Context: an optimization exercise on an open-source flow, tuned for small area, a short achievable clock period and few clock cycles per item. The choices shown serve that exercise and are no tape-out recipe.
At most, simulation tests tie the RTL to the original design; equivalence was not proved.
The series may have gaps, and a smaller design here may also do less where the tests do not look.
No functional check of the RTL was part of runs 2 and 4.

==> design/flow/design.v <==
module gcd_datapath #( parameter W = 32, parameter M = 4 )
(
  input              clk,
  input              load,       
  input  [W-1:0]     operands_bits_A,
  input  [W-1:0]     operands_bits_B,
  output             done,
  output [W-1:0]     result_y,
  output [4:0]       result_k
);
  reg [W-1:0] x, y;
  reg [4:0]   k;
  reg         owe;    
  wire [W-1:0] e  = x ^ y;
  wire         xz = ~|x;
  wire         eq = ~|e;
  wire [W:0]   d   = {1'b0, x} - {1'b0, y};
  wire         neg = d[W];
  reg  [W-1:0] pmsh;
  reg          orr;
  integer j;
  always @* begin
    orr = 1'b0;
    for (j = 0; j < M; j = j + 1) orr = orr | e[j];
    pmsh[0] = 1'b0;
    for (j = 1; j < W; j = j + 1) begin
      if (j + M - 1 < W) orr = orr | e[j+M-1];
      pmsh[j] = orr;
    end
  end
  function [2:0] samt(input [W-1:0] v);
    integer i;
    reg found;
    begin
      samt = M;
      found = 1'b0;
      for (i = 1; i < M; i = i + 1)
        if (!found && v[i]) begin samt = i; found = 1'b1; end
    end
  endfunction
  wire dn    = xz | (eq & ~owe);
  wire c_sub = x[0] & y[0];
  wire c_be  = ~x[0] & ~y[0];
  wire c_one = owe | c_be;
  wire c_x   = ~c_one & ~c_sub & ~x[0];     
  wire s_ad  = ~c_one & c_sub;
  wire [W+M-1:0] src = s_ad ? {{(M-1){neg}}, d} : {{M{1'b0}}, c_x ? x : y};
  wire [2:0]     s   = c_one ? 3'd1 : samt(s_ad ? e : c_x ? x : y);
  wire [W+M-1:0] srs = src >> s;
  wire [W-1:0]   sh  = srs[W-1:0] ^ (pmsh & {W{s_ad & neg}});
  wire         y_from_x = s_ad ? neg : ~c_x;
  assign done     = dn;
  assign result_y = y;
  assign result_k = k;
  always @(posedge clk) begin
    x <= load ? operands_bits_A : (sh & {W{~dn}});
  end
  always @(posedge clk) begin
    if (load) begin
      y   <= operands_bits_B;
      k   <= 5'd0;
      owe <= 1'b0;
    end else if (!dn) begin
      if (y_from_x) y <= x;
      owe <= c_be & ~owe;
      if (c_be & ~owe) k <= k + 5'd1;
    end
  end
endmodule
module gcd_coprocessor #( parameter W = 32 ) (
  input clk,
  input reset,
  input operands_val,
  input [W-1:0] operands_bits_A,
  input [W-1:0] operands_bits_B,
  output operands_rdy,
  output result_val,
  output [W-1:0] result_bits,
  input result_rdy
);
  localparam N = 16;
  reg  [N-1:0] wsel, rsel;      
  reg  [N-1:0] busy;
  reg          ov;
  reg  [W-1:0] od;
  wire [N-1:0] done;
  wire [W-1:0] ry [0:N-1];
  wire [4:0]   rk [0:N-1];
  reg [W-1:0] sy;
  reg [4:0]   sk;
  integer i;
  always @* begin
    sy = {W{1'b0}};
    sk = 5'd0;
    for (i = 0; i < N; i = i + 1) begin
      sy = sy | (ry[i] & {W{rsel[i]}});
      sk = sk | (rk[i] & {5{rsel[i]}});
    end
  end
  reg          rdy_q;
  wire         take  = |(rsel & busy & done) & (~ov | result_rdy);
  wire         acc   = operands_val & rdy_q;
  wire [N-1:0] wsel_n = acc  ? {wsel[N-2:0], wsel[N-1]} : wsel;
  wire [N-1:0] busy_n = (busy & ~(rsel & {N{take}})) | (wsel & {N{acc}});
  assign operands_rdy = rdy_q;
  wire [W-1:0] ld_B = (operands_bits_B == {W{1'b0}}) ? operands_bits_A : operands_bits_B;
  genvar g;
  generate
    for (g = 0; g < N; g = g + 1) begin : u
      gcd_datapath #(.W(W)) dp (
        .clk(clk),
        .load(wsel[g] & ~busy[g]),
        .operands_bits_A(operands_bits_A),
        .operands_bits_B(ld_B),
        .done(done[g]),
        .result_y(ry[g]),
        .result_k(rk[g]));
    end
  endgenerate
  always @(posedge clk or posedge reset) begin
    if (reset) begin
      wsel <= {{(N-1){1'b0}}, 1'b1};
      rsel <= {{(N-1){1'b0}}, 1'b1};
      busy <= {N{1'b0}};
      rdy_q <= 1'b0;
      ov   <= 1'b0;
    end else begin
      wsel <= wsel_n;
      if (take) rsel <= {rsel[N-2:0], rsel[N-1]};
      busy <= busy_n;
      rdy_q <= |(wsel_n & ~busy_n);
      ov   <= take | (ov & ~result_rdy);
    end
  end
  always @(posedge clk) begin
    if (take) od <= sy << sk;
  end
  assign result_val   = ov;
  assign result_bits  = od;
endmodule
==> design/flow/run.sh <==
#!/bin/bash
# synth_recipe.tcl (not shown) runs the flow's synth.tcl, then flattens the netlist and writes it again
# the make line also repeats each setting of config.mk as NAME=value (left out here)
make -C /OpenROAD-flow-scripts/flow DESIGN_CONFIG=/design/flow/config.mk WORK_HOME=/design/flow/orfs CLKGATE_MAP_FILE= SYNTH_SCRIPT=/design/flow/synth_recipe.tcl finish
==> design/flow/config.mk <==
export PLATFORM = sky130hd
export DESIGN_NAME = gcd_coprocessor
export DESIGN_NICKNAME = gcd_coprocessor
export VERILOG_FILES = /design/flow/design.v
export SDC_FILE = /design/flow/constraint.sdc
export NUM_CORES = 4
export LEC_CHECK = 0
export CAP_MARGIN = 20
export CORE_MARGIN = 2
export CORE_UTILIZATION = 40
export SETUP_SLACK_MARGIN = 1.5
export SLEW_MARGIN = 20
==> design/flow/constraint.sdc <==
create_clock -name core_clock -period 5.5 [get_ports {clk}]
set_input_delay 1.1000 -clock core_clock [delete_from_list [all_inputs] [get_ports {clk}]]
set_output_delay 1.1000 -clock core_clock [all_outputs]
set_load 0.01 [all_outputs]
==> results.json, run 1 <==
{
  "grt_max_degree": 69,
  "synth_edf_count": 544,
  "crit_fanout": 24,
  "period_minus_slack_ns": 4.27,
  "maxCapViolations": 0,
  "layout_commonest_cell": "nand2_1",
  "yosysTopAreaCell": "edfxtp_1",
  "critPathMostFrequentCell": "mux2i_1",
  "status": "finished clean",
  "worst_setup_path_end_kind": "register",
  "crit_buf_inv": 1,
  "synth_compound_area_share_pct": 30.9,
  "synthTopCellsByArea": "edfxtp_1 14%, dfxtp_1 10%, nand2_1 6.9%, o21ai_0 6.4%, ha_1 5.9%",
  "rows": 199,
  "grt_pass1_wl_um": 941000,
  "worst_setup_path_start_kind": "register",
  "io_buffers": 101,
  "hp-class": "register to register",
  "holdCritStartpoint": "u[6].dp.k[4]",
  "ys_seq_elements": 1202,
  "r2r_start": "rsel[6]",
  "max_stage_delay_ns": 0.91,
  "slew_headroom_pct": 21.3,
  "cp_data_arrival_time_ns": 4.84,
  "cts_buffer_depth": 4,
  "drt-vias-per-instance": 6.79,
  "synth_cells": 16100,
  "die-area_um2": 299000,
  "clkbuf_count": 204,
  "yosys.area_share.simple_pct": 20.8,
  "nNonClkInverters": 726,
  "sh_seq_area_pct": 21.9,
  "fmax_mhz": 234,
  "whs_path_depth": 2,
  "multi_input_area_um2": 84900,
  "finalMaxSlewViolations": 0,
  "reg_top3": "u.dp.x x512, u.dp.y x512, u.dp.k x80",
  "final_antenna_net_count": 0,
  "routed_wl_um": 688000,
  "cts.sinks": 1202,
  "design.seq.count": 1202,
  "setup_viol": 0,
  "cts-htree-levels": 4,
  "path_class": "register to register",
  "hold_end": "u[6].dp.k[4]",
  "crit_family": "compound AO/OA/AOI/OAI gates",
  "tns_ns": 0,
  "largest_class": "multi-input gates",
  "drtIter0Drc": 21400,
  "drive_above_1_share_pct": 13.1,
  "worst_pin_slew_ns": 1.18,
  "nWellTaps": 3919,
  "yosys.area.top_type_share_pct": 13.9,
  "syn_area_um2": 118000,
  "crit-reg2reg-capture": "od[29]",
  "crit_path_top_delay_cell": "a22oi_1",
  "netlist_top_cells_count": "2176 x nand2_1, 1514 x o21ai_0, 1297 x nor2_1, 1282 x a21oi_1, 1051 x clkbuf_1",
  "final.fill_count": 29800,
  "top_usage_layer": "met2",
  "ys_types": 121,
  "crit_end": "od[29]",
  "setup_ws_ns": 1.23,
  "drc_errors": 0,
  "initial_core_util_pct": 40.1,
  "grt_usage_pct": 43.5,
  "critPathRequiredTime_ns": 6.07,
  "nNonClkBuffers": 1000,
  "wirelength_met1_um": 258000,
  "dr_total_vias": 137000,
  "clkTransAtPathRegs_ns": 0.06,
  "syn_to_final_growth_pct": 15.5,
  "ff2ff_setup_slack_ns": 1.23,
  "post-synth-top-count-cell": "nand2_1",
  "antenna_cells": 142,
  "cts_tree": "built",
  "synth_top_family_by_area": "compound AO/OA/AOI/OAI gates",
  "ys_warn_count": 2,
  "synth_ff_type": "dfxtp_1",
  "grt_use_met2_pct": 60.4,
  "ys_seq_area_share_pct": 25.3,
  "synthAdderAreaFrac_pct": 6.22,
  "clock_area_share_pct": 3.95,
  "rsz0062_at_grt": "yes",
  "grt_pass1_vias": 120000,
  "grt.met1_usage_pct": 56.4,
  "numCtsBuffers": 165,
  "buffer_area_share_pct": 5.89,
  "num-multi-input-gates": 12900,
  "io_pins": 102,
  "grt-ovfl-total": 0,
  "use_met3_pct": 12.9,
  "synth_nets": 16700,
  "top_layer": "met5",
  "dp_hpwl_um": 505000,
  "synth_xor_xnor_area_share_pct": 5.92,
  "dr.pass1.iters": 8,
  "synthMuxAreaShare_pct": 4.71,
  "synthArstFlopShare_pct": 4.16,
  "routabilityCongestion": 1.09,
  "grt_antenna_before_repair": 99,
  "crit_path_start": "rsel[6]",
  "pre_cts_slack_ns": 0.562,
  "r2r_cells": 9,
  "cts_root_buf": "clkbuf_16",
  "fin_crit_sh_pct": 77.7,
  "multi_input_area_share_pct": 62.4,
  "final_cell_mix": "2133 x nand2_1, 1447 x o21ai_0, 1237 x nor2_1, 1182 x a21oi_1, 844 x buf_4",
  "final-hold-violation-count": 0,
  "regArea_um2": 29800,
  "postCtsHoldBufs": 0,
  "avgSynthCellArea_um2": 7.34,
  "fin_nets": 16700,
  "crit_chain": "buf_4, a22oi_1, nand4_1, nor2_1, mux2i_1, mux2i_1, mux2i_1, mux2i_1, o21ai_0",
  "cp.depth": 9
}
Testbench counts for the RTL of run 1, summed over its fixed seeds: cycles 3,746, items 2,048.
[run 1: cell families (layout without fill, tap and decap cells)]
kind of cell    count (synthesis)  count (layout)
mux                           536             536
simple gates                 5372            5373
fa+ha+maj                     576             576
buf+inv                      1923            2019
compound gates               5654            5662
flops                        1202            1202
xor+xnor                      797             797
other cells                     0             142
[run 1: timing repair]
item                                    CTS  global route
resized for setup                       273           538
pin swaps                                50           135
gates cloned                              7             3
setup buffers                           158           221
endpoints found under the setup margin  995          1008
[run 1: stage by stage]
| stage | utilization [%] | cell area, µm² | hold WS, ns | instances |
|---|---|---|---|---|
| 2_1_floorplan | - | 118000 | 0.479 | 16100 |
| 3_3_place_gp | 42.2 | 124000 | 0.494 | 19400 |
| 3_5_place_dp | 42.2 | 124000 | 0.504 | 19400 |
| 4_1_cts | 44.9 | 132000 | 0.517 | 19900 |
| 5_1_grt | 46.3 | 136000 | 0.545 | 20100 |
| 6_report | 46.4 | 136000 | 0.523 | 20200 |
### The routed nets, run 1

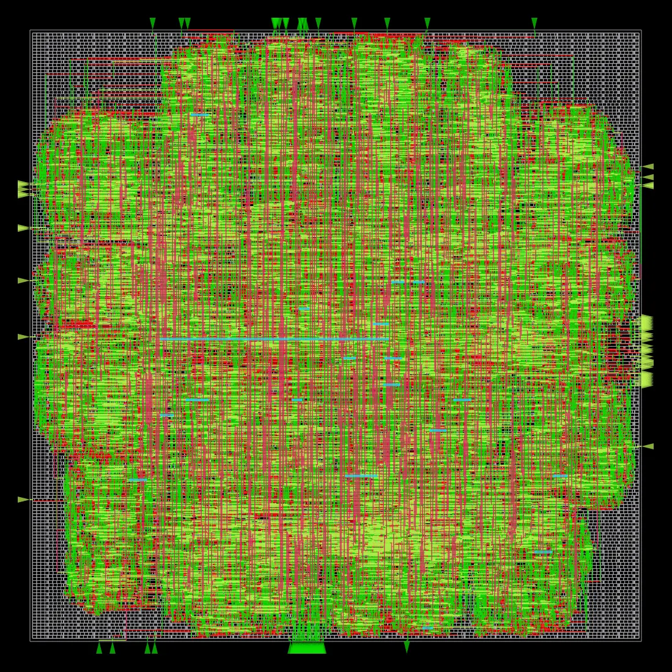
met3 routed WL: 96600 µm
DR WL/cell: 34.0 µm
met2 routed WL: 273000 µm

### Clock distribution, run 1

Scale: 1 px per µm.
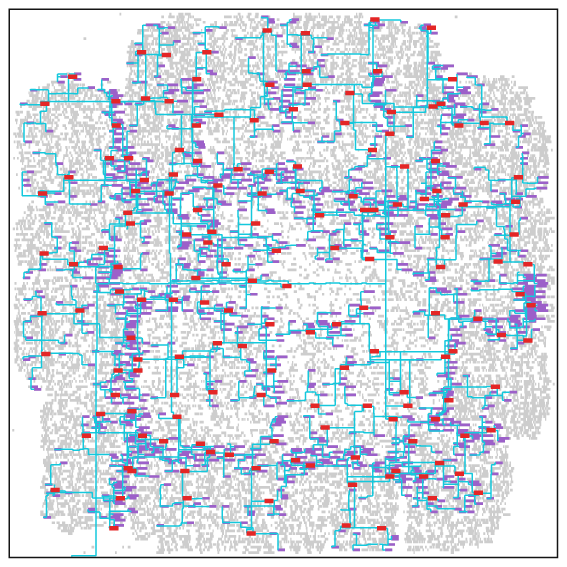
cyan -> clock wires  # length 21.6 mm
purple -> flip-flops  # count 1202
red -> cells driving clock nets  # count 165
flops lie = widely spread
routed clock nets = 166
Worst-Skew Late Latency: 0.89 ns
Worst Skew: 0.0676 ns

### Power grid, run 1

Pins as bars on the die edge. Tap cells in gray.
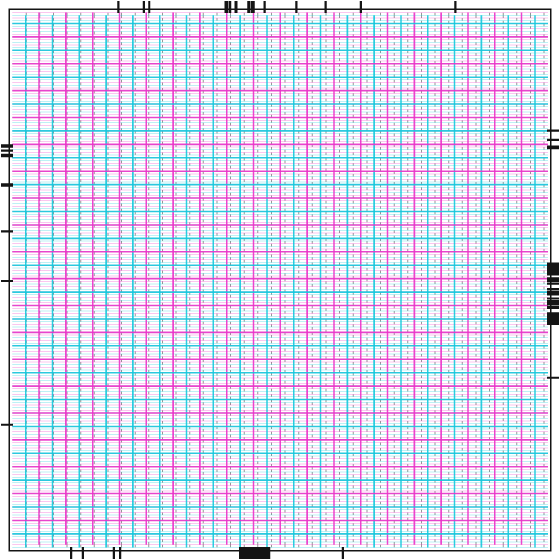
magenta -> VDD
cyan -> VSS
met1 rails = 200
met5 straps = 39
signal pins = 102
met4 straps = 39
Core Footprint: 294000 µm²
die width: 547 µm
DIE HEIGHT: 547 µm

### Sequential cells colored by netlist name, run 1

Scale: 1 px per µm. Other sequential cells in the stronger gray, the rest of the logic in the fainter gray.
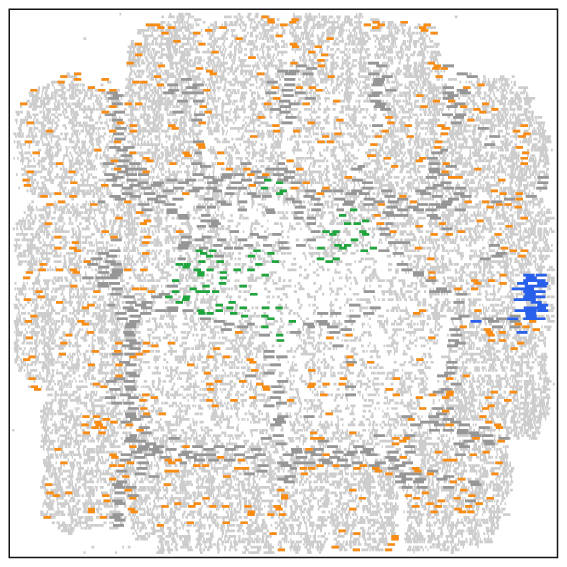
green -> u.dp.k  # placed flops 80, where center
orange -> u.dp.x  # placed flops 512, where widely spread
blue -> od  # placed flops 32, where east
not colored = 578
post-layout util: 46.4%

==> run 2: changes to the inputs <==
--- a/design/flow/design.v
+++ b/design/flow/design.v
@@ -13,6 +13,7 @@
   reg         owe;    
   wire [W-1:0] e  = x ^ y;
   wire         xz = ~|x;
+  wire         yz = ~|y;
   wire         eq = ~|e;
   wire [W:0]   d   = {1'b0, x} - {1'b0, y};
   wire         neg = d[W];
@@ -41,9 +42,9 @@
   wire dn    = xz | (eq & ~owe);
   wire c_sub = x[0] & y[0];
   wire c_be  = ~x[0] & ~y[0];
-  wire c_one = owe | c_be;
-  wire c_x   = ~c_one & ~c_sub & ~x[0];     
-  wire s_ad  = ~c_one & c_sub;
+  wire c_one = ~yz & (owe | c_be);
+  wire c_x   = ~yz & ~c_one & ~c_sub & ~x[0];     
+  wire s_ad  = ~yz & ~c_one & c_sub;
   wire [W+M-1:0] src = s_ad ? {{(M-1){neg}}, d} : {{M{1'b0}}, c_x ? x : y};
   wire [2:0]     s   = c_one ? 3'd1 : samt(s_ad ? e : c_x ? x : y);
   wire [W+M-1:0] srs = src >> s;
@@ -62,8 +63,10 @@
       owe <= 1'b0;
     end else if (!dn) begin
       if (y_from_x) y <= x;
-      owe <= c_be & ~owe;
-      if (c_be & ~owe) k <= k + 5'd1;
+      if (!yz) begin
+        owe <= c_be & ~owe;
+        if (c_be & ~owe) k <= k + 5'd1;
+      end
     end
   end
 endmodule
@@ -97,21 +100,19 @@
       sk = sk | (rk[i] & {5{rsel[i]}});
     end
   end
-  reg          rdy_q;
   wire         take  = |(rsel & busy & done) & (~ov | result_rdy);
-  wire         acc   = operands_val & rdy_q;
-  wire [N-1:0] wsel_n = acc  ? {wsel[N-2:0], wsel[N-1]} : wsel;
-  wire [N-1:0] busy_n = (busy & ~(rsel & {N{take}})) | (wsel & {N{acc}});
-  assign operands_rdy = rdy_q;
-  wire [W-1:0] ld_B = (operands_bits_B == {W{1'b0}}) ? operands_bits_A : operands_bits_B;
+  wire [N-1:0] freed = rsel & {N{take}};
+  wire [N-1:0] avail = ~busy | freed;
+  assign operands_rdy = |(wsel & avail);
+  wire         acc   = operands_val & operands_rdy;
   genvar g;
   generate
     for (g = 0; g < N; g = g + 1) begin : u
       gcd_datapath #(.W(W)) dp (
         .clk(clk),
-        .load(wsel[g] & ~busy[g]),
+        .load(wsel[g] & avail[g]),
         .operands_bits_A(operands_bits_A),
-        .operands_bits_B(ld_B),
+        .operands_bits_B(operands_bits_B),
         .done(done[g]),
         .result_y(ry[g]),
         .result_k(rk[g]));
@@ -122,13 +123,11 @@
       wsel <= {{(N-1){1'b0}}, 1'b1};
       rsel <= {{(N-1){1'b0}}, 1'b1};
       busy <= {N{1'b0}};
-      rdy_q <= 1'b0;
       ov   <= 1'b0;
     end else begin
-      wsel <= wsel_n;
+      if (acc)  wsel <= {wsel[N-2:0], wsel[N-1]};
       if (take) rsel <= {rsel[N-2:0], rsel[N-1]};
-      busy <= busy_n;
-      rdy_q <= |(wsel_n & ~busy_n);
+      busy <= (busy & ~freed) | (wsel & {N{acc}});
       ov   <= take | (ov & ~result_rdy);
     end
   end
--- a/design/flow/config.mk
+++ b/design/flow/config.mk
@@ -7,6 +7,6 @@
 export LEC_CHECK = 0
 export CAP_MARGIN = 20
 export CORE_MARGIN = 2
-export CORE_UTILIZATION = 40
-export SETUP_SLACK_MARGIN = 1.5
+export CORE_UTILIZATION = 25
+export PLACE_DENSITY = 0.35
 export SLEW_MARGIN = 20
### The routed nets, run 2

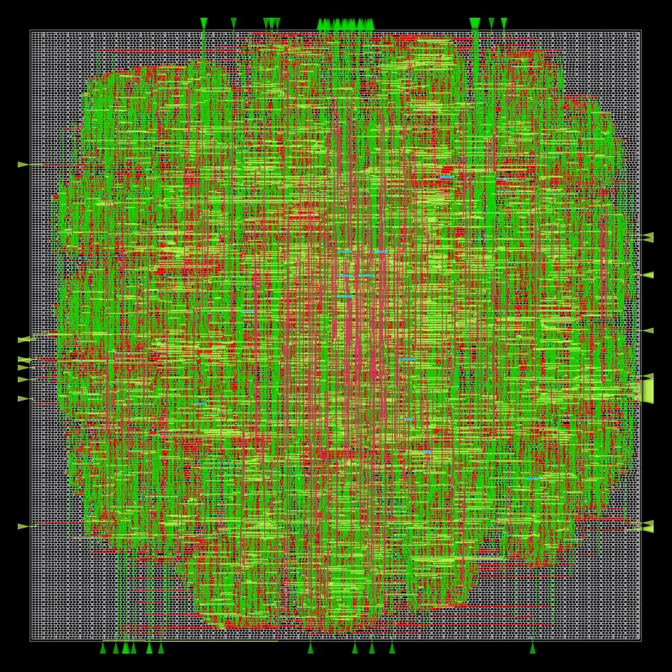
met2 routed WL: 346000 µm
highest routed layer: met5
Total GRT Usage: 31.2%

### Clock distribution, run 2

Scale: 1 px per µm.
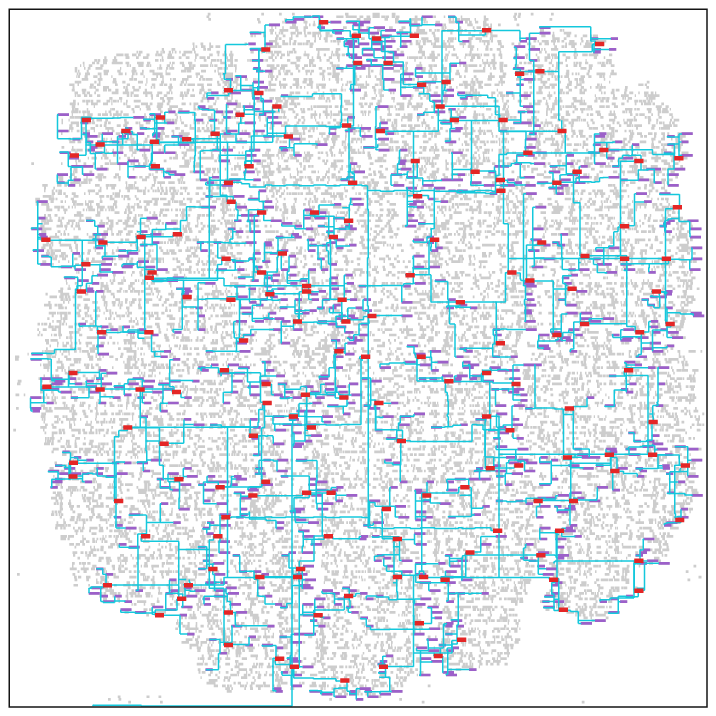
red -> cells driving clock nets  # count 178
purple -> flip-flops  # count 1201
cyan -> clock wires  # length 27.5 mm
routed clock nets = 179
flops lie = widely spread
Worst Skew: 0.0881 ns

==> results.json, run 2 <==
{
  "whs_path_depth": 2,
  "fp.coreArea_um2": 478000,
  "use_met3_pct": 5.86,
  "grt_max_degree": 87,
  "setup_viol": 1,
  "rows": 254,
  "num-multi-input-gates": 12600,
  "post-synth-top-count-cell": "nand2_1",
  "multi_input_area_um2": 84300,
  "grt_pass1_wl_um": 1070000,
  "cts.sinks": 1201,
  "cp_data_arrival_time_ns": 5.03,
  "grt.met1_usage_pct": 41.8,
  "layout_commonest_cell": "nand2_1",
  "clock_area_share_pct": 4.07,
  "hp-class": "input port to register",
  "synth_nets": 16300,
  "synth_edf_count": 544,
  "period_minus_slack_ns": 6.13,
  "postCtsHoldBufs": 0,
  "slew_headroom_pct": 16.7,
  "cts-htree-levels": 4,
  "crit_end": "operands_rdy",
  "worst_setup_path_end_kind": "primary output",
  "syn_area_um2": 120000,
  "crit-reg2reg-capture": "u[12].dp.y[31]",
  "die_y_um": 696,
  "dp_cells": 22900,
  "hold_end": "u[14].dp.x[10]",
  "worst_pin_slew_ns": 1.24,
  "routed_wl_um": 791000,
  "crit_path_top_delay_cell": "edfxtp_1",
  "whs_ns": 0.416,
  "netlist_top_cells_count": "1869 x nand2_1, 1297 x nor2_1, 1140 x a21oi_1, 999 x o21ai_0, 923 x clkbuf_1",
  "drc_errors": 0,
  "drive_above_1_share_pct": 18.4,
  "tns_ns": -0.630,
  "ys_warn_count": 2,
  "path_class": "register to primary output",
  "route.met3.wl_um": 61600,
  "grt_antenna_before_repair": 136,
  "dr.pass1.iters": 6,
  "cts_buffer_depth": 4,
  "wire_per_inst_um": 33.8,
  "violations": "setup timing",
  "maxCapViolations": 0,
  "clkTransAtPathRegs_ns": 0.06,
  "fin_nets": 17300,
  "critPathMostFrequentCell": "buf_6",
  "routabilityCongestion": 1.05,
  "r2r_cells": 18,
  "yosys.area.top_type_share_pct": 13.6,
  "synthTopCellsByArea": "edfxtp_1 14%, dfxtp_1 10%, nand2_1 5.9%, ha_1 5.8%, mux2_2 5.3%",
  "die-area_um2": 485000,
  "antenna_cells": 162,
  "nNonClkInverters": 733,
  "place_area_um2": 140000,
  "synthArstFlopShare_pct": 4.08,
  "numCtsBuffers": 178,
  "reg_top3": "u.dp.x x512, u.dp.y x512, u.dp.k x80",
  "ys_types": 107,
  "final_cell_mix": "1864 x nand2_1, 1821 x buf_4, 1279 x nor2_1, 1126 x a21oi_1, 993 x o21ai_0",
  "drtIter0Drc": 16000,
  "largest_class": "multi-input gates",
  "nNonClkBuffers": 1944,
  "io_pins": 102,
  "dr_total_vias": 135000,
  "buffer_area_share_pct": 10.5,
  "io_buffers": 101,
  "multi_input_area_share_pct": 57.5,
  "layout.cells.non_filler": 23400,
  "ys_seq_area_share_pct": 24.8,
  "synth_ff_type": "dfxtp_1",
  "final_antenna_net_count": 0,
  "max_stage_delay_ns": 0.41,
  "fin_crit_sh_pct": 111,
  "final.fill_count": 52000,
  "drt-vias-per-instance": 5.77,
  "status": "finished with violations",
  "initial_core_util_pct": 25.1,
  "grt_pass1_vias": 125000,
  "fmax_mhz": 163,
  "finalMaxSlewViolations": 0,
  "crit_path_start": "u[2].dp.y[11]",
  "dp_hpwl_um": 610000,
  "synth_cells": 15600,
  "crit_chain": "inv_1, ha_1, nand4_1, nor2_1, nand4_1, or4_4, buf_12, o2111ai_4, buf_6, buf_4, nor4_4, buf_6, a211oi_4, o21a_4, or3_4, nor3_4, nand4_1, buf_6, buf_6",
  "worst_setup_path_start_kind": "register",
  "crit_buf_inv": 7,
  "ff2ff_setup_slack_ns": 0.17,
  "final_core_util_pct": 30.7,
  "cp.depth": 19,
  "nWellTaps": 6400,
  "regArea_um2": 29800,
  "holdCritStartpoint": "operands_bits_A[10]",
  "cts_tree": "built",
  "syn_to_final_growth_pct": 22.4,
  "avgSynthCellArea_um2": 7.66,
  "final_cell_area_um2": 147000,
  "cts_root_buf": "clkbuf_16",
  "top_usage_layer": "met2",
  "clkbuf_count": 262,
  "crit_fanout": 3,
  "design.seq.count": 1201,
  "crit_family": "simple AND/OR/NAND/NOR gates",
  "pre_cts_slack_ns": -0.238,
  "wirelength_met1_um": 343000,
  "critPathRequiredTime_ns": 4.40,
  "die-width_um": 696,
  "grt-ovfl-total": 0,
  "grt_use_met2_pct": 47.9,
  "rsz0062_at_grt": "yes",
  "yosysTopAreaCell": "edfxtp_1",
  "setup_ws_ns": -0.630,
  "ys_seq_elements": 1201,
  "final-hold-violation-count": 0,
  "r2r_start": "u[0].dp.y[0]"
}
==> run 2: cell count changes after synthesis, sizes merged, moves of 30 or more <==
cell,delta
a21oi,-148
a22oi,-41
and4,+45
clkbuf,-127
mux2,+519
mux2i,+58
nand2,-307
nor3,-57
nor4,+111
o211a,-42
o21ai,-575
o31ai,+32
or3,+30
xor2,+44
==> run 2: repair_timing <==
action | 4_1_cts | 5_1_grt
buffers inserted | 13 | 13
endpoints found under the setup margin | 1 | 14
resized for setup | 31 | 36
endpoints found under the hold margin | 0 | 0
pin swaps | 17 | 21
==> run 2: logic make-up (layout without fill, tap and decap cells) <==
kind of cell / after synthesis / after routing / synth area share (%)
buf+inv: 1824 / 3007 / 5.77
compound gates: 4904 / 4904 / 27.1
mux: 1108 / 1108 / 9.91
xor+xnor: 826 / 826 / 6.04
other cells: 0 / 162 / 0
fa+ha+maj: 576 / 576 / 6.12
simple gates: 5195 / 5195 / 20.3
flops: 1201 / 1201 / 24.8
==> run 3: changes to the inputs <==
==> design/flow/design.v (replaced) <==
module gcd_datapath #( parameter W = 32, parameter M = 4 )
(
  input              clk,
  input              load,       
  input  [W-1:0]     operands_bits_A,
  input  [W-1:0]     operands_bits_B,
  input  [4:0]       operands_k,
  output             done,
  output [W-1:0]     result_y,
  output [4:0]       result_k
);
  reg [W-1:0] x, y;
  reg [4:0]   k;
  wire [W-1:0] e  = x ^ y;
  wire         xz = ~|x;
  wire         eq = ~|e;
  wire [W:0]   d   = {1'b0, x} - {1'b0, y};
  wire         neg = d[W];
  reg  [W-1:0] pmsh;
  reg          orr;
  integer j;
  always @* begin
    orr = 1'b0;
    for (j = 0; j < M; j = j + 1) orr = orr | e[j];
    pmsh[0] = 1'b0;
    for (j = 1; j < W; j = j + 1) begin
      if (j + M - 1 < W) orr = orr | e[j+M-1];
      pmsh[j] = orr;
    end
  end
  function [2:0] samt(input [W-1:0] v);
    integer i;
    reg found;
    begin
      samt = M;
      found = 1'b0;
      for (i = 1; i < M; i = i + 1)
        if (!found && v[i]) begin samt = i; found = 1'b1; end
    end
  endfunction
  wire dn    = xz | eq;
  wire c_sub = x[0];
  wire [W+M-1:0] src = c_sub ? {{(M-1){neg}}, d} : {{M{1'b0}}, x};
  wire [2:0]     s   = samt(c_sub ? e : x);
  wire [W+M-1:0] srs = src >> s;
  wire [W-1:0]   sh  = srs[W-1:0] ^ (pmsh & {W{c_sub & neg}});
  assign done     = dn;
  assign result_y = y;
  assign result_k = k;
  always @(posedge clk) begin
    x <= load ? operands_bits_A : (sh & {W{~dn}});
  end
  always @(posedge clk) begin
    if (load) begin
      y <= operands_bits_B;
      k <= operands_k;
    end else if (!dn && c_sub && neg) begin
      y <= x;
    end
  end
endmodule
module gcd_coprocessor #( parameter W = 32 ) (
  input clk,
  input reset,
  input operands_val,
  input [W-1:0] operands_bits_A,
  input [W-1:0] operands_bits_B,
  output operands_rdy,
  output result_val,
  output [W-1:0] result_bits,
  input result_rdy
);
  localparam N = 16;
  function [4:0] ctz(input [W-1:0] v);
    integer i;
    begin
      ctz = 5'd0;
      for (i = W-1; i >= 0; i = i - 1)
        if (v[i]) ctz = i;
    end
  endfunction
  reg  [N-1:0] wsel, rsel;      
  reg  [N-1:0] busy;
  reg          iv;              
  reg  [W-1:0] ix, iy;
  reg  [4:0]   icx, icy;
  reg          ov;
  reg  [W-1:0] od;
  wire [N-1:0] done;
  wire [W-1:0] ry [0:N-1];
  wire [4:0]   rk [0:N-1];
  wire         az = (operands_bits_A == {W{1'b0}});
  wire         bz = (operands_bits_B == {W{1'b0}});
  wire [W-1:0] fx = az ? operands_bits_B : operands_bits_A;
  wire [W-1:0] fy = bz ? operands_bits_A : operands_bits_B;
  wire [4:0]   ca = ctz(operands_bits_A);
  wire [4:0]   cb = ctz(operands_bits_B);
  wire [W-1:0] ox = ix >> icx;
  wire [W-1:0] oy = iy >> icy;
  wire [4:0]   ok = (icx < icy) ? icx : icy;
  reg [W-1:0] sy;
  reg [4:0]   sk;
  integer i;
  always @* begin
    sy = {W{1'b0}};
    sk = 5'd0;
    for (i = 0; i < N; i = i + 1) begin
      sy = sy | (ry[i] & {W{rsel[i]}});
      sk = sk | (rk[i] & {5{rsel[i]}});
    end
  end
  wire take = |(rsel & busy & done) & (~ov | result_rdy);
  wire fill = iv & |(wsel & ~busy);        
  assign operands_rdy = ~iv | fill;
  wire acc  = operands_val & operands_rdy;
  genvar g;
  generate
    for (g = 0; g < N; g = g + 1) begin : u
      gcd_datapath #(.W(W)) dp (
        .clk(clk),
        .load(wsel[g] & ~busy[g]),
        .operands_bits_A(ox),
        .operands_bits_B(oy),
        .operands_k(ok),
        .done(done[g]),
        .result_y(ry[g]),
        .result_k(rk[g]));
    end
  endgenerate
  always @(posedge clk or posedge reset) begin
    if (reset) begin
      wsel <= {{(N-1){1'b0}}, 1'b1};
      rsel <= {{(N-1){1'b0}}, 1'b1};
      busy <= {N{1'b0}};
      iv   <= 1'b0;
      ov   <= 1'b0;
    end else begin
      if (fill) wsel <= {wsel[N-2:0], wsel[N-1]};
      if (take) rsel <= {rsel[N-2:0], rsel[N-1]};
      busy <= (busy & ~(rsel & {N{take}})) | (wsel & {N{fill}});
      iv   <= acc | (iv & ~fill);
      ov   <= take | (ov & ~result_rdy);
    end
  end
  always @(posedge clk) begin
    if (operands_rdy) begin
      ix  <= fx;
      iy  <= fy;
      icx <= az ? cb : ca;
      icy <= bz ? ca : cb;
    end
    if (take) od <= sy << sk;
  end
  assign result_val   = ov;
  assign result_bits  = od;
endmodule
--- a/design/flow/config.mk
+++ b/design/flow/config.mk
@@ -7,6 +7,6 @@
 export LEC_CHECK = 0
 export CAP_MARGIN = 20
 export CORE_MARGIN = 2
-export CORE_UTILIZATION = 25
-export PLACE_DENSITY = 0.35
+export CORE_UTILIZATION = 40
+export SETUP_SLACK_MARGIN = 1.5
 export SLEW_MARGIN = 20
### Sequential cells colored by netlist name, run 3

Scale: 1 px per µm. Other sequential cells in the stronger gray, the rest of the logic in the fainter gray.
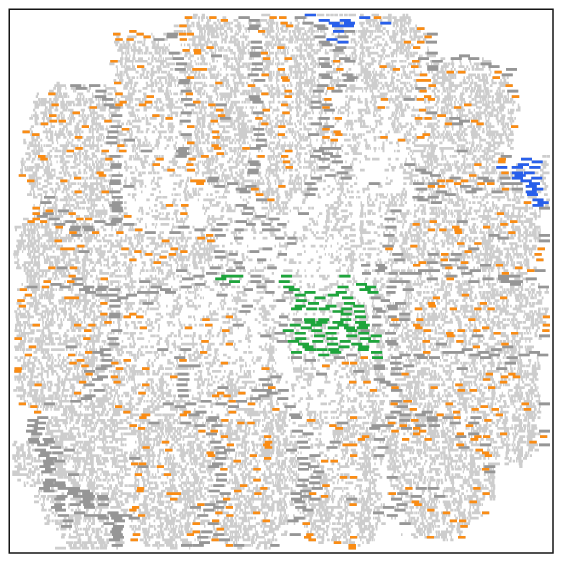
blue -> od  # placed flops 32
orange -> u.dp.x  # placed flops 512, where widely spread
green -> u.dp.k  # placed flops 80, where center
post-layout util: 46.4%
Seq area share: 24.3%

### Clock distribution, run 3

Scale: 1 px per µm.
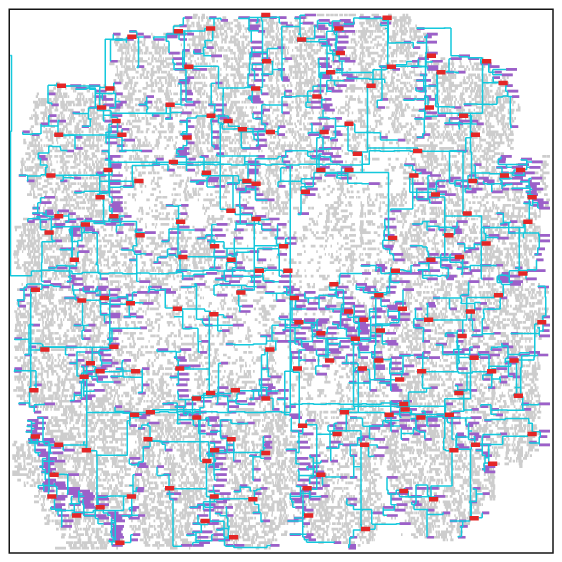
purple -> flip-flops  # count 1260
cyan -> clock wires  # length 23.1 mm
red -> cells driving clock nets  # count 167
routed clock nets = 168
flops lie = widely spread
Worst Skew: 0.0973 ns
Worst-Skew Late Latency: 0.93 ns

==> results.json, run 3 <==
{
  "route.met3.wl_um": 80000,
  "crit_path_top_delay_cell": "buf_4",
  "yosys.area.top_type_share_pct": 18.1,
  "drtIter0Drc": 19300,
  "grt_antenna_before_repair": 116,
  "grt-ovfl-total": 0,
  "final_cell_mix": "1841 x nand2_1, 1103 x o21ai_0, 1039 x nor2_1, 1005 x a21oi_1, 723 x inv_1",
  "grt_use_met2_pct": 57.5,
  "cp.depth": 9,
  "dr.pass1.iters": 9,
  "drive_above_1_share_pct": 13.3,
  "top_usage_layer": "met2",
  "final_cell_area_um2": 134000,
  "ys_types": 111,
  "rsz0062_at_grt": "yes",
  "ys_warn_count": 2,
  "maxCapViolations": 0,
  "dp_cells": 18100,
  "buffer_area_share_pct": 5.36,
  "grt_pass1_wl_um": 874000,
  "clkbuf_count": 214,
  "antenna_cells": 146,
  "drt-vias-per-instance": 6.73,
  "hold_end": "busy[14]",
  "nWellTaps": 3781,
  "synthArstFlopShare_pct": 3.97,
  "synth_edf_count": 698,
  "final-hold-violation-count": 0,
  "worst_setup_path_end_kind": "register",
  "setup_ws_ns": 1.34,
  "fp.coreArea_um2": 288000,
  "num-multi-input-gates": 11800,
  "synth_nets": 15500,
  "dp_hpwl_um": 474000,
  "multi_input_area_um2": 80200,
  "use_met3_pct": 10.8,
  "io_pins": 102,
  "avgSynthCellArea_um2": 7.79,
  "status": "finished clean",
  "routabilityCongestion": 1.11,
  "fin_nets": 15400,
  "grt_pass1_vias": 113000,
  "post-synth-top-count-cell": "nand2_1",
  "cts-htree-levels": 4,
  "postCtsHoldBufs": 0,
  "grt_max_degree": 90,
  "whs_ns": 0.530,
  "crit_fanout": 36,
  "grt_usage_pct": 41.2,
  "holdCritStartpoint": "busy[14]",
  "syn_area_um2": 116000,
  "path_class": "register to register",
  "crit_end": "od[15]",
  "max_stage_delay_ns": 0.72,
  "setup_viol": 0,
  "die-width_um": 542,
  "layout.cells.non_filler": 18900,
  "die_y_um": 542,
  "critPathMostFrequentCell": "mux2i_1",
  "netlist_top_cells_count": "1865 x nand2_1, 1156 x o21ai_0, 1066 x a21oi_1, 1066 x nor2_1, 924 x clkbuf_1",
  "cts.sinks": 1260,
  "crit_path_start": "rsel[0]",
  "wire_per_inst_um": 33.6,
  "routed_wl_um": 635000,
  "clkTransAtPathRegs_ns": 0.06,
  "yosysTopAreaCell": "edfxtp_1",
  "period_minus_slack_ns": 4.16,
  "synth_ff_type": "edfxtp_1",
  "worst_pin_slew_ns": 1.28,
  "cts_root_buf": "clkbuf_16",
  "final.fill_count": 28700,
  "r2r_start": "rsel[0]",
  "worst_setup_path_start_kind": "register",
  "syn_to_final_growth_pct": 15.3,
  "multi_input_area_share_pct": 60.1,
  "tns_ns": 0,
  "wirelength_met1_um": 247000,
  "dr_total_vias": 127000,
  "r2r_cells": 9,
  "fin_crit_sh_pct": 75.7,
  "nNonClkBuffers": 835,
  "hp-class": "register to register",
  "clock_area_share_pct": 4.25,
  "layout_commonest_cell": "nand2_1",
  "largest_class": "multi-input gates",
  "top_layer": "met5",
  "fmax_mhz": 240,
  "critPathRequiredTime_ns": 6.08,
  "nNonClkInverters": 758,
  "finalMaxSlewViolations": 0,
  "drc_errors": 0,
  "place_area_um2": 122000,
  "final_antenna_net_count": 0,
  "synthTopCellsByArea": "edfxtp_1 18%, dfxtp_1 8.8%, nand2_1 6.0%, ha_1 5.7%, o21ai_0 5.0%",
  "slew_headroom_pct": 14.5,
  "rows": 197,
  "reg_top3": "u.dp.x x512, u.dp.y x512, u.dp.k x80",
  "whs_path_depth": 1,
  "regArea_um2": 32500,
  "crit_family": "multiplexers",
  "crit_chain": "buf_4, a22oi_1, nand3_1, nor2_4, mux2i_1, mux2i_2, mux2i_1, mux2i_1, nor2_1",
  "numCtsBuffers": 167,
  "synth_cells": 14900,
  "cp_data_arrival_time_ns": 4.74,
  "crit_buf_inv": 1,
  "ff2ff_setup_slack_ns": 1.34,
  "route.met2.wl_um": 257000,
  "io_buffers": 101,
  "ys_seq_area_share_pct": 28.0,
  "grt.met1_usage_pct": 54.5,
  "design.seq.count": 1260,
  "crit-reg2reg-capture": "od[15]",
  "cts_tree": "built",
  "pre_cts_slack_ns": 0.653,
  "ys_seq_elements": 1260,
  "initial_core_util_pct": 40.2,
  "cts_buffer_depth": 4,
  "die-area_um2": 294000
}
Testbench counts for the RTL of run 3, summed over its fixed seeds: cycles 3,583, items 2,048.
[run 3: cell count changes after synthesis, sizes merged, moves of 56 or more]
cell,delta
a21oi,-73
a22o,-72
dfxtp,-96
edfxtp,+154
mux2,-438
mux4,+61
nand4,-56
nor2,-230
nor4,-147
o211ai,-97
o21ai,+171
o22ai,+163
xor2,-85
[run 3: cell families after synthesis]
| family | count (synthesis) | share of synthesized area (%) |
|---|---|---|
| XOR/XNOR | 789 | 5.96 |
| AND/OR/NAND/NOR | 4738 | 18.9 |
| flip-flops | 1260 | 28.0 |
| buffers and inverters | 1821 | 5.94 |
| AO/OA/AOI/OAI | 4993 | 28.1 |
| multiplexers | 725 | 7.12 |
| adder cells (fa/ha/maj) | 548 | 6.02 |
[run 3: timing repair]
| item | CTS | global route |
|---|---|---|
| pin swaps | 51 | 116 |
| gates resized for setup | 200 | 417 |
| setup buffers | 151 | 168 |
| setup endpoints to repair | 900 | 786 |
| cloned | 13 | 3 |
--- run 4 (changed files replaced; the others as in run 3) ---
==> design/flow/design.v <==
module fifo #(parameter WIDTH = 8, parameter LOGDEPTH = 3) (
    input clk,
    input reset,
    input enq_val,
    input [WIDTH-1:0] enq_data,
    output enq_rdy,
    output deq_val,
    output [WIDTH-1:0] deq_data,
    input deq_rdy
);
localparam DEPTH = (1 << LOGDEPTH);
reg [WIDTH-1:0] buffer [DEPTH-1:0];
reg [LOGDEPTH-1:0] rptr, wptr;
reg full, empty;
wire enq_fire;
wire deq_fire;
wire [LOGDEPTH-1:0] wptr_next, rptr_next;
assign enq_fire = enq_val & enq_rdy;
assign deq_fire = deq_val & deq_rdy;
assign wptr_next = wptr + 1;
assign rptr_next = rptr + 1;
assign enq_rdy = ~full;
assign deq_val = ~empty;
assign deq_data = buffer[rptr];
always @(posedge clk or posedge reset)
  begin
     if (reset) begin
	wptr <= 0;
	rptr <= 0;
	full <= 0;
	empty <= 1;
     end else begin
	if (enq_fire) begin
	   buffer[wptr] <= enq_data;
	   wptr <= wptr_next; 
	end
	if (deq_fire) begin
	   rptr <= rptr_next;
	end 
	if (~(enq_fire & deq_fire)) begin 
	   if (enq_fire) begin
	      full <= (wptr_next == rptr);
	      empty <= 0;
	   end
	   if (deq_fire) begin
	      full <= 0;
	      empty <= (wptr == rptr_next);
	   end
	end
     end
  end
endmodule
module gcd_datapath #( parameter W = 16 )
( 
	input [W-1:0] operands_bits_A,
	input [W-1:0] operands_bits_B,
	output [W-1:0] result_bits_data,
	input clk, reset,
	input B_mux_sel, A_en, B_en,
	input [1:0] A_mux_sel,
	output B_zero,
	output A_lt_B
);
reg [W-1:0] A_reg;
reg [W-1:0] B_reg;
wire [W-1:0] A_next;
wire [W-1:0] B_next;
wire [W-1:0] sub_out;
assign A_next
	= A_mux_sel == 0 ? operands_bits_A
	: A_mux_sel == 1 ? B_reg
	: A_mux_sel == 2 ? sub_out
	: {W{1'bx}};
assign B_next
	= B_mux_sel == 0 ? operands_bits_B
	: B_mux_sel == 1 ? A_reg
	: {W{1'bx}};
assign sub_out = A_reg - B_reg;
assign B_zero = (B_reg == 0) ? 1'b1 : 1'b0;
assign A_lt_B = (A_reg < B_reg) ? 1'b1 : 1'b0;
assign result_bits_data = A_reg;
always @ (posedge clk or posedge reset) begin
	if(reset) begin
		A_reg <= 0;
		B_reg <= 0;
	end else begin
		if (A_en) A_reg <= A_next;
		if (B_en) B_reg <= B_next;
	end
end
endmodule
module gcd_control
( 
	input clk, reset, operands_val, result_rdy,
	input B_zero, A_lt_B,
	output reg result_val, operands_rdy,
	output reg [1:0] A_mux_sel,
	output reg B_mux_sel, A_en, B_en
);
parameter CALC = 2'b00;
parameter IDLE = 2'b10;
parameter DONE = 2'b11;
reg [1:0] state;
reg [1:0] nextstate;
always @* begin
	nextstate = state; 
	A_en = 0;
	B_en = 0;
	result_val = 0;
	operands_rdy = 0;
	B_mux_sel = 0;
	A_mux_sel = 0;
	case (state)
		IDLE : begin
			operands_rdy = 1;
			if(operands_val == 1'b1) begin
				nextstate = CALC;
				A_en = 1;
				B_en = 1;
			end else begin
				nextstate = IDLE;
			end
		end
		CALC : begin
			if(A_lt_B == 1'b1) begin
				B_mux_sel = 1;
				A_mux_sel = 1;
				A_en = 1;
				B_en = 1;
				nextstate = CALC;
			end else if (B_zero == 1'b0) begin
				A_mux_sel = 2;
				A_en = 1;
				nextstate = CALC;
			end else begin
				nextstate = DONE;
			end
		end
		DONE : begin
      result_val = 1;
			if (result_rdy == 1'b1) begin
				nextstate = IDLE;
			end else begin
				nextstate = DONE;
			end
		end
	endcase
end
always @(posedge clk) begin
	if(reset)
		state <= IDLE;
	else
		state <= nextstate;
end
endmodule
module gcd_coprocessor #( parameter W = 32 ) (
  input clk,
  input reset,
  input operands_val,
  input [W-1:0] operands_bits_A,
  input [W-1:0] operands_bits_B,
  output operands_rdy,
  output result_val,
  output [W-1:0] result_bits,
  input result_rdy
);
  wire          reqA_enq_rdy, reqB_enq_rdy;
  wire          reqA_deq_val, reqB_deq_val;
  wire [W-1:0]  reqA_deq_data, reqB_deq_data;
  wire          req_enq_val;
  wire          req_deq_rdy;
  wire          B_zero, A_lt_B;
  wire [1:0]    A_mux_sel;
  wire          B_mux_sel, A_en, B_en;
  wire          gcd_operands_val, gcd_operands_rdy;
  wire          gcd_result_val, gcd_result_rdy;
  wire [W-1:0]  gcd_result_bits;
  assign operands_rdy     = reqA_enq_rdy & reqB_enq_rdy;
  assign req_enq_val      = operands_val & operands_rdy;
  assign gcd_operands_val = reqA_deq_val & reqB_deq_val;
  assign req_deq_rdy      = gcd_operands_rdy & gcd_operands_val;
  gcd_datapath #(.W(W)) u1 (
		    .result_bits_data	(gcd_result_bits),
		    .B_zero		(B_zero),
		    .A_lt_B		(A_lt_B),
		    .operands_bits_A	(reqA_deq_data),
		    .operands_bits_B	(reqB_deq_data),
		    .clk		(clk),
		    .reset		(reset),
		    .B_mux_sel		(B_mux_sel),
		    .A_en		(A_en),
		    .B_en		(B_en),
		    .A_mux_sel		(A_mux_sel));
   gcd_control u2 (
		   .result_val		(gcd_result_val),
		   .operands_rdy	(gcd_operands_rdy),
		   .A_mux_sel		(A_mux_sel),
		   .B_mux_sel		(B_mux_sel),
		   .A_en		(A_en),
		   .B_en		(B_en),
		   .clk			(clk),
		   .reset		(reset),
		   .operands_val	(gcd_operands_val),
		   .result_rdy		(gcd_result_rdy),
		   .B_zero		(B_zero),
		   .A_lt_B		(A_lt_B));
   fifo #(.WIDTH((W)), .LOGDEPTH(3)) u3_1 (
	    .enq_rdy			(reqA_enq_rdy),
	    .deq_val			(reqA_deq_val),
	    .deq_data			(reqA_deq_data),
	    .clk			(clk),
	    .reset			(reset),
	    .enq_val			(req_enq_val),
	    .enq_data			(operands_bits_A),
	    .deq_rdy			(req_deq_rdy));
   fifo #(.WIDTH((W)), .LOGDEPTH(3)) u3_2 (
	    .enq_rdy			(reqB_enq_rdy),
	    .deq_val			(reqB_deq_val),
	    .deq_data			(reqB_deq_data),
	    .clk			(clk),
	    .reset			(reset),
	    .enq_val			(req_enq_val),
	    .enq_data			(operands_bits_B),
	    .deq_rdy			(req_deq_rdy));
   fifo #(.WIDTH(W), .LOGDEPTH(3)) u4 (
	    .enq_rdy			(gcd_result_rdy),
	    .deq_val			(result_val),
	    .deq_data			(result_bits),
	    .clk			(clk),
	    .reset			(reset),
	    .enq_val			(gcd_result_val),
	    .enq_data			(gcd_result_bits),
	    .deq_rdy			(result_rdy));
endmodule
==> design/flow/config.mk <==
export PLATFORM = sky130hd
export DESIGN_NAME = gcd_coprocessor
export DESIGN_NICKNAME = gcd_coprocessor
export VERILOG_FILES = /design/flow/design.v
export SDC_FILE = /design/flow/constraint.sdc
export NUM_CORES = 4
export LEC_CHECK = 0
export CAP_MARGIN = 20
export CORE_MARGIN = 2
export CORE_UTILIZATION = 40
export SLEW_MARGIN = 20
### Clock distribution, run 4

Scale: 2 px per µm.
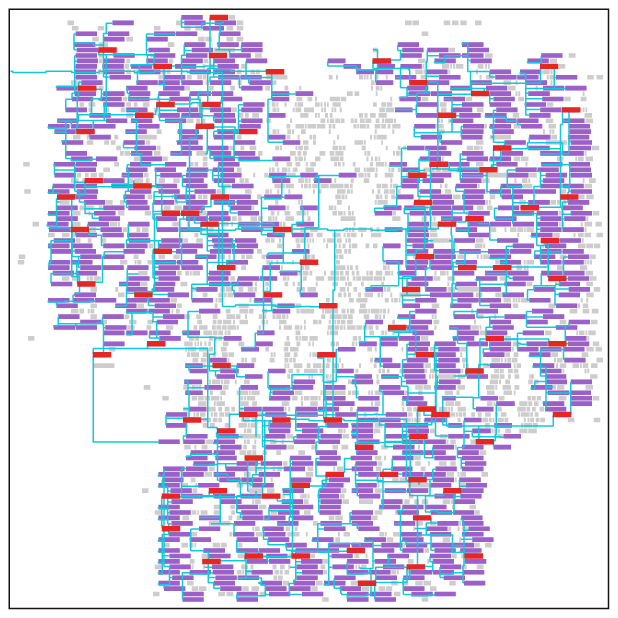
cyan -> clock wires  # length 9280 µm
purple -> flip-flops  # count 858
red -> cells driving clock nets  # count 87
flops lie = widely spread
Worst Skew: 0.0492 ns
Worst-Skew Late Latency: 0.67 ns

### Cell sizes after repair, run 4

Scale: 1.5 px per µm.
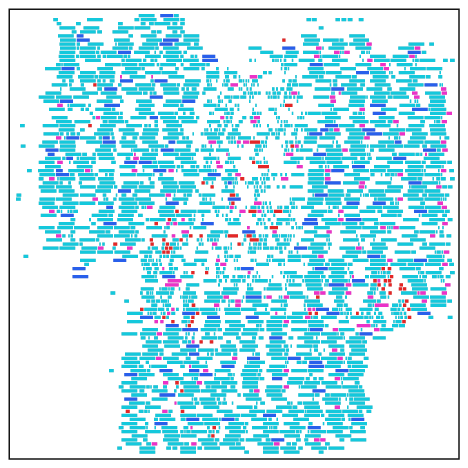
cyan -> drive 1 or less  # cells 2088, most used edfxtp_1
blue -> drive 6 and up  # cells 116, most used clkbuf_16
magenta -> drive 2  # cells 159, most used mux2_2
red -> drive 3 to 4  # cells 75, most used buf_4
Non-clock buffers: 162
setup ws final: 0.961 ns
Synth-to-Final Area Change: 15.5%

==> results.json, run 4 <==
{
  "status": "finished clean",
  "yosys.area.top_type_share_pct": 66.3,
  "grt_pass1_vias": 20300,
  "postCtsHoldBufs": 0,
  "crit_family": "buffers and inverters",
  "synthAdderAreaFrac_pct": 2.65,
  "die-area_um2": 89300,
  "synth_xor_xnor_area_share_pct": 1.21,
  "reg_top3": "u3_1.buffer x256, u3_2.buffer x256, u4.buffer x256",
  "synth_compound_area_share_pct": 11.8,
  "drive_above_1_share_pct": 14.4,
  "synth_ff_type": "edfxtp_1",
  "synth_nets": 2392,
  "final_cell_mix": "768 x edfxtp_1, 201 x nand2_1, 111 x nor2_1, 104 x mux2_2, 101 x clkdlybuf4s50_1",
  "critPathRequiredTime_ns": 4.40,
  "drt-vias-per-instance": 5.62,
  "cp_data_arrival_time_ns": 3.44,
  "crit_buf_inv": 3,
  "layout_commonest_cell": "edfxtp_1",
  "dp_hpwl_um": 52900,
  "ctsResizeCount": 0,
  "hp-class": "register to register",
  "place_area_um2": 37100,
  "dp_cells": 3431,
  "netlist_top_cells_count": "768 x edfxtp_1, 204 x nand2_1, 112 x nor2_1, 106 x clkbuf_1, 104 x mux2_2",
  "cts_setup_buffers": 0,
  "ys_warn_count": 4,
  "clkTransAtPathRegs_ns": 0.06,
  "cts_tree": "built",
  "dr.pass1.iters": 6,
  "rsz0062_at_grt": "no",
  "path_class": "register to primary output",
  "grt-ovfl-total": 0,
  "ys_types": 77,
  "period_minus_slack_ns": 4.54,
  "final_cell_area_um2": 40100,
  "synthTopCellsByArea": "edfxtp_1 66%, dfrtp_1 6.1%, mux2_2 3.4%, a222oi_1 2.8%, ha_1 2.6%",
  "routabilityCongestion": 0.867,
  "yosys.area_share.simple_pct": 5.73,
  "ys_seq_elements": 858,
  "layout.cells.non_filler": 3596,
  "syn_area_um2": 34800,
  "grt_usage_pct": 19.7,
  "tns_ns": 0,
  "initial_core_util_pct": 40.2,
  "setup_viol": 0,
  "io_buffers": 101,
  "post-synth-top-count-cell": "edfxtp_1",
  "crit_chain": "inv_1, ha_1, and2_1, buf_4, a222oi_1, a41oi_1, clkdlybuf4s50_1",
  "wire_per_inst_um": 24.7,
  "maxCapViolations": 0,
  "final-hold-violation-count": 0,
  "cts_buffer_depth": 3,
  "max_stage_delay_ns": 0.63,
  "cts-htree-levels": 3,
  "synthArstFlopShare_pct": 10.3,
  "fmax_mhz": 220,
  "pre_cts_slack_ns": 1.23,
  "finalMaxSlewViolations": 0,
  "worst_setup_path_start_kind": "register",
  "regArea_um2": 25300,
  "final_core_util_pct": 46.4,
  "crit_path_top_delay_cell": "clkdlybuf4s50_1",
  "rows": 108,
  "slew_headroom_pct": 29.2,
  "synth_cells": 2251,
  "yosysTopAreaCell": "edfxtp_1",
  "final.fill_count": 7387
}
[run 4: changes by cell type in the layout (fill, tap and decap cells not counted), moves of 483 or more]
cell,previous run,this run
o21ai_0,1103,31
buf_4,675,57
a21oi_1,1005,74
dfxtp_1,485,2
nand2_1,1841,201
mux2i_1,489,1
inv_1,723,59
nor2_1,1039,111
[run 4: cell type report]
cell class,count,area share (%)
antenna,3,0.0187
clock buffer,119,5.92
clock inverter,43,1.59
inverter,61,0.577
multi-input combinational,1195,21.5
sequential,858,63.0
tap,1155,3.60
timing repair buffer,162,3.71
[run 4: routing by layer]
metal	GRT usage, %	wire [µm]	share of wire (%)	up-vias
met1	26.1	37300	42	10200
met3	3.61	5710	6.4	139
met4	7.81	3140	3.5	8
li1	-	-	-	9182
met5	0	58	0.065	-
met2	32.3	42800	48	683
[run 4: final timing paths]
path	slack, ns	cells after the start	end	startpoint
hold / removal	0.50	2	u2.state[0]	u2.state[0]
min in group asynchronous	0.99	2	u4.rptr[1]	reset
setup / recovery	0.96	7	result_bits[6]	u4.rptr[0]
max in group asynchronous	3.26	3	u1.A_reg[15]	reset
setup reg to reg	1.20	11	u1.A_reg[22]	u1.A_reg[14]
hold reg to reg	0.50	2	u2.state[0]	u2.state[0]

==> notes/layouts.md <==
Pictures saved along the way, in no particular order.

Power grid.
picture 1
Scale: 0.5 px per µm. Pins as bars on the die edge. Tap cells in gray.
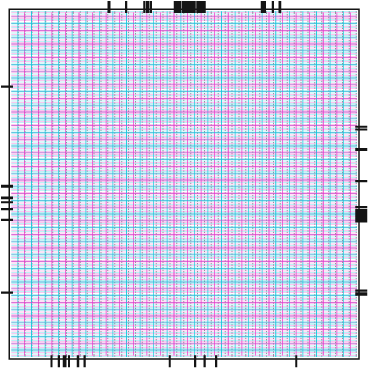
picture 2
Scale: 1.5 px per µm. Pins as bars on the die edge. Tap cells in gray.
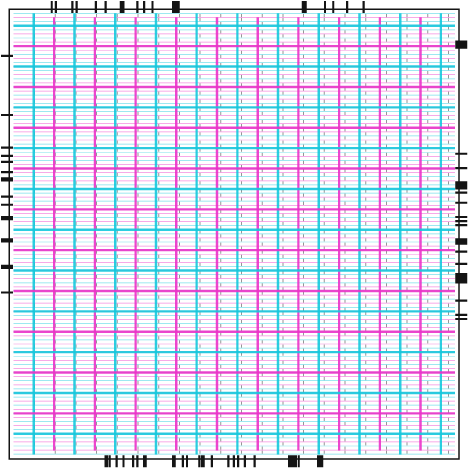
picture 3
Pins as bars on the die edge. Tap cells in gray.
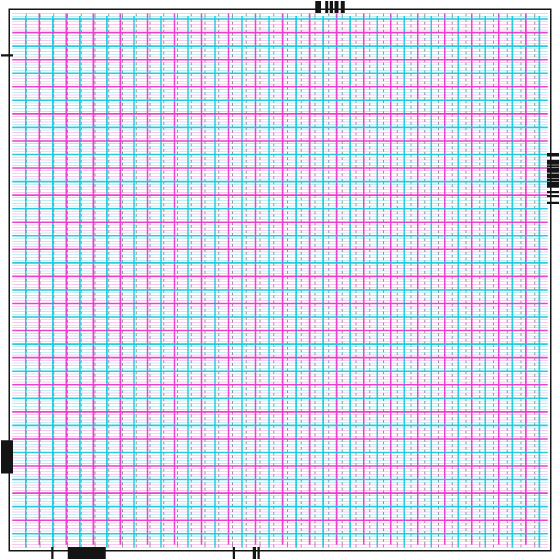
Run 4 is picture 2.
Run 2 is picture 1.
Run 3 is picture 3.
- largest die: picture 1

==> afterwards: timing with drivers on the ports <==
The results above use ideal ports. As a check the final layouts listed here were re-extracted and re-timed, cells and wires unchanged.
Step 1 sets driving cells, clkbuf_16 on the clock port and buf_2 on the other inputs (assumed; they add their load-dependent delay and slew).
Step 2, shift: input delay + t, output delay - t, t = (earliest + latest rising clock arrival at the registers) / 2. This alone moves slack from input paths to output paths.
Slacks: no drivers / after step 1 / after step 2; pairs: no drivers / after step 1.
| run | shift t [ns] | setup WS [ns] | worst setup path after step 2 |
|---|---|---|---|
| run 1 | 0.977 | 1.228 / 1.228 / 1.228 | register to register |
| run 2 | 1.063 | -0.630 / -0.751 / 0.172 | register to register |
| run 3 | 0.983 | 1.338 / 1.338 / 1.330 | input to register |
| run 4 | 0.714 | 0.961 / 0.893 / 1.195 | register to register |
The setup slack of run 3, which loses most, moves by 0.000 ns with the drivers and by -0.008 ns with both steps.
